What follows belongs to an exercise in optimizing a design on an open flow for small area, a short achievable clock period and few clock cycles; a production flow would make more cautious choices. In this exercise RTL edits were held to simulation tests only and were not proved equivalent to the original. Power and IR drop assume default switching activity.

`flow/design.v`:
```
`timescale 1ns/1ns
module registerfile (
    input clk_i,
    input rst_i,
    input [31:0] rd_i,
    output reg [31:0] rs1_o,
    output reg [31:0] rs2_o,
    input [4:0] selRd_i,
    input [4:0] selRs1_i,
    input [4:0] selRs2_i
);
reg [31:0] registers [31:1];
always @(posedge(clk_i)) begin
    begin
        if(selRd_i != 5'b0) registers[selRd_i] <= rd_i;
    end
end
always @(*) begin
    if (selRs1_i != 5'b0) rs1_o = registers[selRs1_i];
    else rs1_o = 32'b0;
end
always @(*) begin
    if (selRs2_i != 5'b0) rs2_o = registers[selRs2_i];
    else rs2_o = 32'b0;
end
endmodule
`timescale 1ns/1ns
module pc (
    input rst_i,
    input clk_i,
    output [31:0] pc_o,
    input [31:0] pc_i,
    input setPc_i
);
parameter RESET = 32'h00000000;
reg [31:0] pcNormal; 
assign pc_o = pcNormal;
always @(posedge(clk_i),posedge(rst_i)) begin
    if (rst_i) pcNormal <= RESET;
    else begin
        if (setPc_i) pcNormal <= pc_i;
    end
end
endmodule
`timescale 1ns/1ns
module alu (
    input rst_i,
    input clk_i,
    input [31:0] aluArg1_i,
    input [31:0] aluArg2_i,
    output reg [31:0] aluRes_o,
    input [2:0] funct3_i,
    input subSr_i,
    output reg done_o
);
reg [31:0] addRes;
wire addDone = 1'b1;
always @(*) begin
    if (subSr_i) addRes = aluArg1_i - aluArg2_i;
    else addRes = aluArg1_i + aluArg2_i;
end
reg [31:0] shiftRes;
reg shiftDone;
reg [0:0] shiftState;
reg [4:0] shiftCounter;
always @(posedge(clk_i),posedge(rst_i)) begin
    if (rst_i) shiftState <= 0;
    else begin
        case (shiftState)
            0: if ((funct3_i == 3'b001) || (funct3_i == 3'b101)) begin shiftState <= 1; shiftCounter <= aluArg2_i[4:0]; end
            1: begin
                if (shiftCounter == 5'b0) shiftState <= 0;
                else shiftCounter <= shiftCounter - 1'b1;
            end
            default: shiftState <= 0;
        endcase
    end
end
always @(posedge(clk_i)) begin
    begin
        case (shiftState)
            0: shiftRes <= aluArg1_i;
            1: begin
                if (funct3_i == 3'b001) shiftRes <= {shiftRes[30:0], 1'b0}; 
                else if (funct3_i == 3'b101) begin
                    if (subSr_i) shiftRes <= {shiftRes[31], shiftRes[31:1]}; 
                    else shiftRes <= {1'b0, shiftRes[31:1]}; 
                end
            end
            default: shiftRes <= 32'hxxxxxxxx;
        endcase
    end
end
always @(*) begin
    shiftDone = 1'b0;
    if (shiftState == 1) begin
        if (shiftCounter == 5'b0) shiftDone = 1'b1;
    end
end
reg [31:0] sltRes;
wire sltDone = 1'b1;
always @(*) begin
    sltRes = ($signed(aluArg1_i) < $signed(aluArg2_i)) ? 32'b1 : 32'b0;
end
reg [31:0] sltuRes;
wire sltuDone = 1'b1;
always @(*) begin
    sltuRes = (aluArg1_i < aluArg2_i) ? 32'b1 : 32'b0;
end
reg [31:0] xorRes;
wire xorDone = 1'b1;
always @(*) begin
    xorRes = aluArg1_i ^ aluArg2_i;
end
reg [31:0] orRes;
wire orDone = 1'b1;
always @(*) begin
    orRes = aluArg1_i | aluArg2_i;
end
reg [31:0] andRes;
wire andDone = 1'b1;
always @(*) begin
    andRes = aluArg1_i & aluArg2_i;
end
always @(*) begin
    case (funct3_i)
        3'b000: begin aluRes_o = addRes; done_o = addDone; end 
        3'b001,3'b101: begin aluRes_o = shiftRes; done_o = shiftDone; end 
        3'b010: begin aluRes_o = sltRes; done_o = sltDone; end 
        3'b011: begin aluRes_o = sltuRes; done_o = sltuDone; end 
        3'b100: begin aluRes_o = xorRes; done_o = xorDone; end 
        3'b110: begin aluRes_o = orRes; done_o = orDone; end 
        3'b111: begin aluRes_o = andRes; done_o = andDone; end 
        default: begin aluRes_o = 32'hxxxxxxxx; done_o = 1'b1; end
    endcase
end
endmodule
`timescale 1ns/1ns
module riscv(
   input rst_i,                
   input clk_i,                
   output reg req_o,               
   output reg we_o,            
   output reg [31:0] adr_o,        
   input [31:0] dat_i,         
   output reg [31:0] dat_o,    
   output reg [2:0] byteNr_o,  
   input done_i                
);
parameter RESET = 32'h0;    
reg [1:0] state;
reg [31:0] ir;
reg [10:0] instOpcode;
reg [5:0] instType;
reg [31:0] immediate;
reg instDone;
wire [31:0] pc_o;  
reg [31:0] pc_i;   
reg setPc_i;       
pc #(.RESET(RESET)) pc(
   .rst_i(rst_i),
   .clk_i(clk_i),
   .pc_o(pc_o),
   .pc_i(pc_i),
   .setPc_i(setPc_i)
);
wire [31:0] rs1_o;    
wire [31:0] rs2_o;    
reg [31:0] rd_i;      
reg [4:0] selRd_i;    
reg [4:0] selRs1_i;   
reg [4:0] selRs2_i;   
registerfile registerfile(
   .rst_i(rst_i),
   .clk_i(clk_i),
   .rs1_o(rs1_o),
   .rs2_o(rs2_o),
   .rd_i(rd_i),
   .selRd_i(selRd_i),
   .selRs1_i(selRs1_i),
   .selRs2_i(selRs2_i)
);
reg [31:0] aluArg1_i;    
reg [31:0] aluArg2_i;    
wire [31:0] aluRes_o;    
reg [2:0] funct3_i;      
reg subSr_i;             
wire aluDone_o;          
alu alu(
    .rst_i(rst_i),
    .clk_i(clk_i),
    .aluArg1_i(aluArg1_i),
    .aluArg2_i(aluArg2_i),
    .aluRes_o(aluRes_o),
    .funct3_i(funct3_i),
    .subSr_i(subSr_i),
    .done_o(aluDone_o)
);
reg fault;
always @(posedge(clk_i),posedge(rst_i)) begin
   if (rst_i) state <= 0;             
   else begin
      if (state == 0) begin
         if (done_i) begin
            if (fault) state <= 2;
            else state <= 1;     
         end
      end
      else if (state == 1) begin
         if (instDone) state <= 0;   
      end
   end
end
always @(*) begin
   case (instOpcode)
      256, 128: instDone = aluDone_o;  
      32, 64: instDone = done_i;     
      default: instDone = 1'b1;            
   endcase
end
always @(*) begin
   adr_o = 32'h0;
   if (state == 0) adr_o = pc_o;
   else if (state == 1) begin
      if (instOpcode == 32 | instOpcode == 64) adr_o = aluRes_o;
   end
end
always @(*) begin
   if (rst_i) begin
      dat_o = 32'b0;
      we_o = 1'b0;
      byteNr_o = 3'd0;
      req_o = 1'b0;
   end
   else if (state == 0) begin
      dat_o = 32'b0;     
      we_o = 1'b0;
      byteNr_o = 3'd4;   
      req_o = 1'b1;
   end
   else if (state == 1) begin
      case (instOpcode)
         32: begin
            dat_o = 32'h0;     
            we_o = 1'b0;
            if (ir[13:12] == 2'b00) byteNr_o = 3'd1;       
            else if (ir[13:12] == 2'b01) byteNr_o = 3'd2;  
            else if (ir[13:12] == 2'b10) byteNr_o = 3'd4;  
            else byteNr_o = 3'dx;
            req_o = 1'b1;
         end
         64: begin
            we_o = 1'b1;
            dat_o = rs2_o;
            if (ir[13:12] == 2'b00) byteNr_o = 3'd1;       
            else if (ir[13:12] == 2'b01) byteNr_o = 3'd2;  
            else if (ir[13:12] == 2'b10) byteNr_o = 3'd4;  
            else byteNr_o = 3'dx;
            req_o = 1'b1;
         end
         default: begin
            dat_o = 32'hx;
            we_o = 1'bx;
            byteNr_o = 3'dx;
            req_o = 1'b0;
         end
      endcase
   end
   else begin
      dat_o = 32'hxxxxxxxx;
      we_o = 1'bx;
      byteNr_o = 3'dx;
      req_o = 1'bx;
   end
end
always @(posedge(clk_i), posedge(rst_i)) begin
   if (rst_i) ir <= 32'h13;   
   else begin
      if (state == 0 && done_i) begin  
         ir <= dat_i;
      end
   end
end
always @(*) begin
   fault = 1'b0;
   case (ir[6:0])  
      7'b0110111: instOpcode = 1;
      7'b0010111: instOpcode = 2;
      7'b1101111: instOpcode = 4;
      7'b1100111: instOpcode = 8;
      7'b1100011: instOpcode = 16;
      7'b0000011: instOpcode = 32;
      7'b0100011: instOpcode = 64;
      7'b0010011: instOpcode = 128;
      7'b0110011: instOpcode = 256;
      default: begin
         fault = 1'b1;
         instOpcode = 11'bxxxxxxxxxxx;
      end
   endcase
end
always @(*) begin
   case (instOpcode)    
      256: instType = 1;
      32, 128, 8: instType = 2;
      64: instType = 4;
      16: instType = 8;
      1, 2: instType = 16;
      4: instType = 32;
      default: instType = 6'bxxxxxx;
   endcase
end
always @(*) begin
   case (instType)   
      2: immediate = {{21{ir[31]}},ir[30:20]};
      4: immediate = {{21{ir[31]}},ir[30:25],ir[11:7]};
      8: immediate = {{20{ir[31]}},ir[7],ir[30:25],ir[11:8],1'b0};
      16: immediate = {ir[31:12],12'b0};
      32: immediate = {{12{ir[31]}},ir[19:12],ir[20],ir[30:21],1'b0};
      default: immediate = 32'hxxxxxxxx;
   endcase
end
always @(*) begin
   if(state == 0) setPc_i = 1'b0;
   else if (state == 1 && instDone) setPc_i = 1'b1;  
   else setPc_i = 1'b0;  
end
always @(*) begin
   if(state == 0) pc_i = 32'hxxxxxxxx;
   else if (state == 1) begin
      case (instOpcode)
         4, 8: pc_i = aluRes_o;  
         16: begin                 
            if ((ir[14:12] == 3'b000) && (rs1_o == rs2_o)) pc_i = aluRes_o;                         
            else if ((ir[14:12] == 3'b001) && (rs1_o != rs2_o)) pc_i = aluRes_o;                    
            else if ((ir[14:12] == 3'b100) && ($signed(rs1_o) < $signed(rs2_o))) pc_i = aluRes_o;   
            else if ((ir[14:12] == 3'b101) && ($signed(rs1_o) >= $signed(rs2_o))) pc_i = aluRes_o;  
            else if ((ir[14:12] == 3'b110) && (rs1_o < rs2_o)) pc_i = aluRes_o;                     
            else if ((ir[14:12] == 3'b111) && (rs1_o >= rs2_o)) pc_i = aluRes_o;                    
            else pc_i = pc_o + 32'h4;                                                               
         end
         default: pc_i = pc_o + 32'h4;  
      endcase
   end
   else pc_i = 32'hxxxxxxxx;
end
always @(*) begin
   if (state == 1) begin
      case (instOpcode)
         128, 8, 32: begin
            selRs1_i = ir[19:15];
            selRs2_i = 5'bxxxxx;
         end
         256, 64, 16: begin
            selRs1_i = ir[19:15];
            selRs2_i = ir[24:20];
         end
         default: begin
            selRs1_i = 5'bxxxxx;
            selRs2_i = 5'bxxxxx;
         end
      endcase
   end
   else begin
      selRs1_i = 5'bxxxxx;
      selRs2_i = 5'bxxxxx;
   end
end
always @(*) begin
   if (state == 1 && instDone) begin
      case (instOpcode)
         1, 2, 32, 128, 256, 4,8 : selRd_i = ir[11:7];   
         default: selRd_i = 5'b0;                                              
      endcase
   end
   else selRd_i = 5'b0;
end
always @(*) begin
   if (state == 1) begin
      case (instOpcode)
         1: rd_i = immediate;  
         2, 128, 256: rd_i = aluRes_o;  
         32: begin  
            if (ir[13:12] == 2'b00) rd_i = {{24{dat_i[7] & !ir[14]}},dat_i[7:0]};  
            else if (ir[13:12] == 2'b01) rd_i = {{16{dat_i[15] & !ir[14]}},dat_i[15:0]};  
            else if (ir[13] == 1'b1) rd_i = dat_i;  
            else rd_i = 32'hxxxxxxxx;  
         end
         4, 8: rd_i = pc_o + 32'h00000004;  
         default: rd_i = 32'hxxxxxxxx;
      endcase
   end
   else rd_i = 32'hxxxxxxxx;
end
always @(*) begin
   if (state == 1) begin
      case (instOpcode)
         256: begin
            funct3_i = ir[14:12];    
            subSr_i = ir[30];        
         end
         128: begin
            funct3_i = ir[14:12];    
            subSr_i = (ir[14:12] == 3'b101) & ir[30];  
         end
         4, 8, 32, 64, 16, 2: begin
            funct3_i = 3'b0;         
            subSr_i = 1'b0;
         end
         default: begin
            funct3_i = 3'b000;       
            subSr_i = 1'b0;
         end
      endcase
   end
   else begin
      funct3_i = 3'b000;
      subSr_i = 1'b0;
   end
end
always @(*) begin
   case (instOpcode)
      256: begin
         aluArg1_i = rs1_o;       
         aluArg2_i = rs2_o;
      end
      128, 8, 32, 64: begin
         aluArg1_i = rs1_o;       
         aluArg2_i = immediate;
      end
      4, 16, 2: begin
         aluArg1_i = pc_o;        
         aluArg2_i = immediate;
      end
      default: begin
         aluArg1_i = 32'hxxxxxxxx;
         aluArg2_i = 32'hxxxxxxxx;
      end
   endcase
end
endmodule
`timescale 1ns/1ns
module riscvWb (
    input rst_i,                
    input clk_i,                
    output [31:2] adr_o,        
    input [31:0] dat_i,         
    output reg [31:0] dat_o,    
    output we_o,            
    output reg [3:0] sel_o,     
    output stb_o,               
    input ack_i,                
    output cyc_o            
);
parameter RESET = 32'h0;    
wire [31:0] reqAdr;
reg [31:0] datMiso;
wire [31:0] datMosi;
wire [2:0] byteNr;
wire req;
assign adr_o = reqAdr[31:2];
assign stb_o = req;
assign cyc_o = req;
riscv #(.RESET(RESET)) cpu(
   .rst_i(rst_i),
   .clk_i(clk_i),
   .req_o(req),
   .we_o(we_o),
   .adr_o(reqAdr),
   .dat_i(datMiso),
   .dat_o(datMosi),
   .byteNr_o(byteNr),
   .done_i(ack_i)
);
always @(*) begin
    sel_o = 4'hx;
    if (byteNr == 3'd1) begin
        if (reqAdr[1:0] == 2'b00) sel_o = 4'b0001;
        else if (reqAdr[1:0] == 2'b01) sel_o = 4'b0010;
        else if (reqAdr[1:0] == 2'b10) sel_o = 4'b0100;
        else if (reqAdr[1:0] == 2'b11) sel_o = 4'b1000;
    end
    else if (byteNr == 3'd2) begin
        if (reqAdr[1]) sel_o = 4'b1100;
        else sel_o = 4'b0011;
    end
    else if (byteNr == 3'd4) sel_o = 4'b1111;   
end
always @(*) begin
    dat_o = 32'hxxxxxxxx;
    if (reqAdr[1:0] == 2'b00) dat_o = datMosi;
    else if (reqAdr[1:0] == 2'b01) dat_o = {16'hxxxx,datMosi[7:0],8'hxx};
    else if (reqAdr[1:0] == 2'b10) dat_o = {datMosi[15:0],16'hxxxx};
    else if (reqAdr[1:0] == 2'b11) dat_o = {datMosi[7:0],24'hxxxxxx};
end
always @(*) begin
    datMiso = 32'hxxxxxxxx;
    if (reqAdr[1:0] == 2'b00) datMiso = dat_i;
    else if (reqAdr[1:0] == 2'b01) datMiso = {24'hxxxxxx,dat_i[15:8]};
    else if (reqAdr[1:0] == 2'b10) datMiso = {16'hxxxx,dat_i[31:16]};
    else if (reqAdr[1:0] == 2'b11) datMiso = {24'hxxxxxx,dat_i[31:24]};
end
endmodule
```
`flow/run.sh`:
```
#!/bin/bash
# synth_recipe.tcl (not shown) runs the flow's synth.tcl, then flattens the netlist and writes it again
# the make line also repeats each setting of config.mk as NAME=value (left out here)
make -C /OpenROAD-flow-scripts/flow DESIGN_CONFIG=/design/flow/config.mk WORK_HOME=/design/flow/orfs CLKGATE_MAP_FILE= SYNTH_SCRIPT=/design/flow/synth_recipe.tcl finish
```
`flow/config.mk`:
```
export PLATFORM = sky130hd
export DESIGN_NAME = riscvWb
export DESIGN_NICKNAME = riscvWb
export VERILOG_FILES = /design/flow/design.v
export SDC_FILE = /design/flow/constraint.sdc
export NUM_CORES = 4
export LEC_CHECK = 0
export CAP_MARGIN = 20
export CORE_MARGIN = 2
export CORE_UTILIZATION = 45
export PLACE_DENSITY = 0.65
export SLEW_MARGIN = 20
```
`flow/constraint.sdc`:
```
create_clock -name core_clock -period 12.0 [get_ports {clk_i}]
set_input_delay 2.4000 -clock core_clock [delete_from_list [all_inputs] [get_ports {clk_i}]]
set_output_delay 2.4000 -clock core_clock [all_outputs]
set_load 0.01 [all_outputs]
```
m1.png
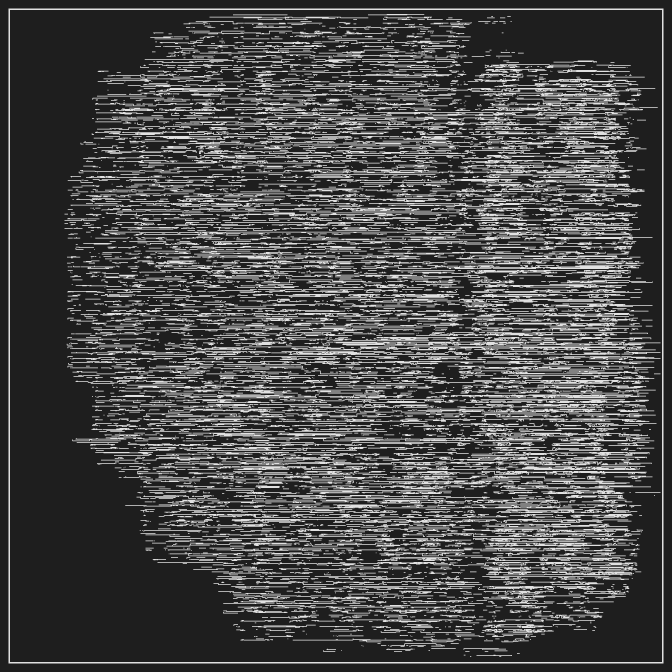
- wire length on this layer: 77.0 mm
- share of all routed wire: 37%
- longest straight run: 119 microns
- main direction: horizontal

==> impl_results.md <==
- Final nets: 4,521
- Die width: 370 microns
- Dpl cells: 6,005
- R2r setup slk: 3.67 ns
- Yosys warns: 5
- Outcome: finished clean
- Fin worst setup slack: 1.08 ns
- Worst path max stage delay: 0.97 ns
- Die ar.: 0.137 sq mm
- Met1 Use GR: 39.7%
- Average wire per standard cell: 33.5 microns
- Worst path bufs/invs: 4
- Hold Path End: cpu.ir[1]
- Place WS: 2.04 ns
- Endpoint arrival time on the critical path: 8.52 ns
- Area delta synth->final: 12.2%
- Max-slew violations: 0
- Htree depth: 3
- Post-Syn Instances: 4,337
- Max Cap Violations: 0
- Area post-placement: 0.0638 sq mm
- Final design utilization: 50.8%
- F_max: 91.6 MHz
- Startpoint Class: register
- Most common cell after layout, fill and taps aside: edfxtp_1
- Syn_area_per_cell: 13.9 sq um
- Worst Tran Pin Value: 1.29 ns
- Worst Setup SP: cpu.ir[20]
- Initial antenna violation count: 7
- Largest net degree at the start of global routing: 124
- CP endpoint kind: output port
- Post-CTS Setup Bufs: 0
- VDD IR max: 0.000279 V
- CTS tree: yes
- Reg2reg end: cpu.pc.pcNormal[1]
- Max Root-Sink Buffers: 3
- Fin area: 0.0678 sq mm
- Async set-reset flop share out of synthesis: 6.11%
- Detailed-route DRC error count: 0
- Via count: 42,600
Testbench counts, summed over its fixed seeds: cycles 123,704.
m2.png
Cells faint in the background.
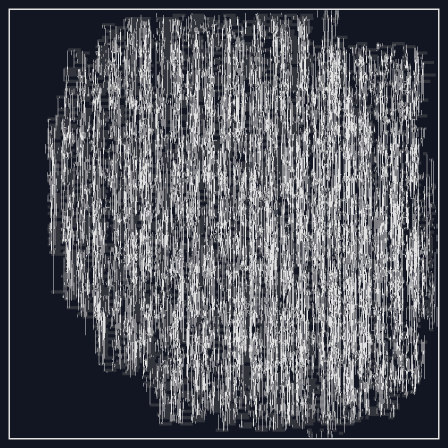
- nets with wire on the layer: 3,915
- wire length on this layer: 94.4 mm

Yosys cell counts (15+ instances only):
master       n  area, sq um
a211oi_1    23          173
a21o_1      20          150
a21oi_1    215         1080
a221oi_1   115         1010
a22o_1      20          175
a22oi_1     29          218
a31oi_1     28          175
and2_1      15         93.8
and3_1      21          131
buf_1       22         82.6
buf_2       76          380
buf_4       26          195
clkbuf_1   220          826
dfrtp_1     64         1600
edfxtp_1  1029        30900
ha_1       130         1630
inv_1      122          458
mux2_2     127         1430
mux2i_1    217         2170
mux4_2     428         9640
nand2_1    264          991
nand2b_1    21          131
nand3_1     64          320
nand4_1     21          131
nor2_1     249          935
nor2b_1     31          194
nor3_1      88          440
nor4_1      15         93.8
o211ai_1    17          128
o21ai_0    255         1280
o221ai_1    52          455
o22ai_1     22          138
o31ai_1     23          173
or3_1       17          106
xnor2_1     36          315
layer usage:
layer	wire length [microns]	vias to the layer above
met3	24700	570
met1	77000	21700
met5	27	-
li1	-	17500
met2	94400	2924
met4	12500	4
kinds of logic (layout without fill, tap and decap cells):
group	count (synthesis)	after routing	share of synthesized area, %
compound gates	943	943	10.5
xor+xnor	50	50	0.725
fa+ha+maj	132	132	2.76
buf+inv	479	593	3.44
flops	1096	1096	53.9
mux	775	775	22.0
other cells	0	3	0
simple gates	862	862	6.68
layout make-up:
cell class / count / area (sq um) / share of cell area [%]
timing repair buffer: 259 / 2340 / 3.46
sequential: 1096 / 32600 / 48.1
clock inverter: 79 / 1020 / 1.51
multi-input combinational: 2762 / 26200 / 38.7
clock buffer: 132 / 2920 / 4.31
antenna: 3 / 7.51 / 0.0111
tap: 1768 / 2210 / 3.26
inverter: 123 / 462 / 0.681
worst min-delay path, stage by stage (launching register included):
cell     delay [ns]
dfstp_2        0.39
nand2_1        0.05
o21ai_0        0.07
power breakdown:
| group | total [mW] | switching, mW | internal (mW) |
|---|---|---|---|
| sequential | 5.36 | 0.408 | 4.96 |
| combinational | 13.0 | 8.38 | 4.63 |
| clock | 3.75 | 1.56 | 2.18 |
| total | 22.1 | 10.3 | 11.8 |
state kept, by name (all words and copies together), names as in the netlist:
name / cells
cpu.registerfile.registers: 992
cpu.alu.shiftRes: 32
cpu.ir: 32
cpu.pc.pcNormal: 32
cpu.alu.shiftCounter: 5
cpu.state: 2
cpu.alu.shiftState: 1

==> what the ideal ports hide <==
No port has a modelled driver above. Below, the same layout with a new extraction and two added sets of constraints.
Step 1 sets driving cells, clkbuf_16 on the clock port and buf_2 on the other inputs (assumed; they add their load-dependent delay and slew).
Step 2 adds t to the input delays and takes it off the output delays; t is the mean of the earliest and latest rising clock arrival at the registers after step 1. Input paths then give back, and output paths get back, about the clock's delay inside the block.
Three values: ideal ports, drivers, drivers and shift; two values: the first two.
t, ns: 0.806
setup WS [ns]: 1.079 / 0.996 / 1.802
worst hold slack (ns): 0.508 / 0.508 / 0.508
After both steps this run still meets setup and hold. The setup slack of this run moves by -0.083 ns with the drivers and by +0.723 ns with both steps.
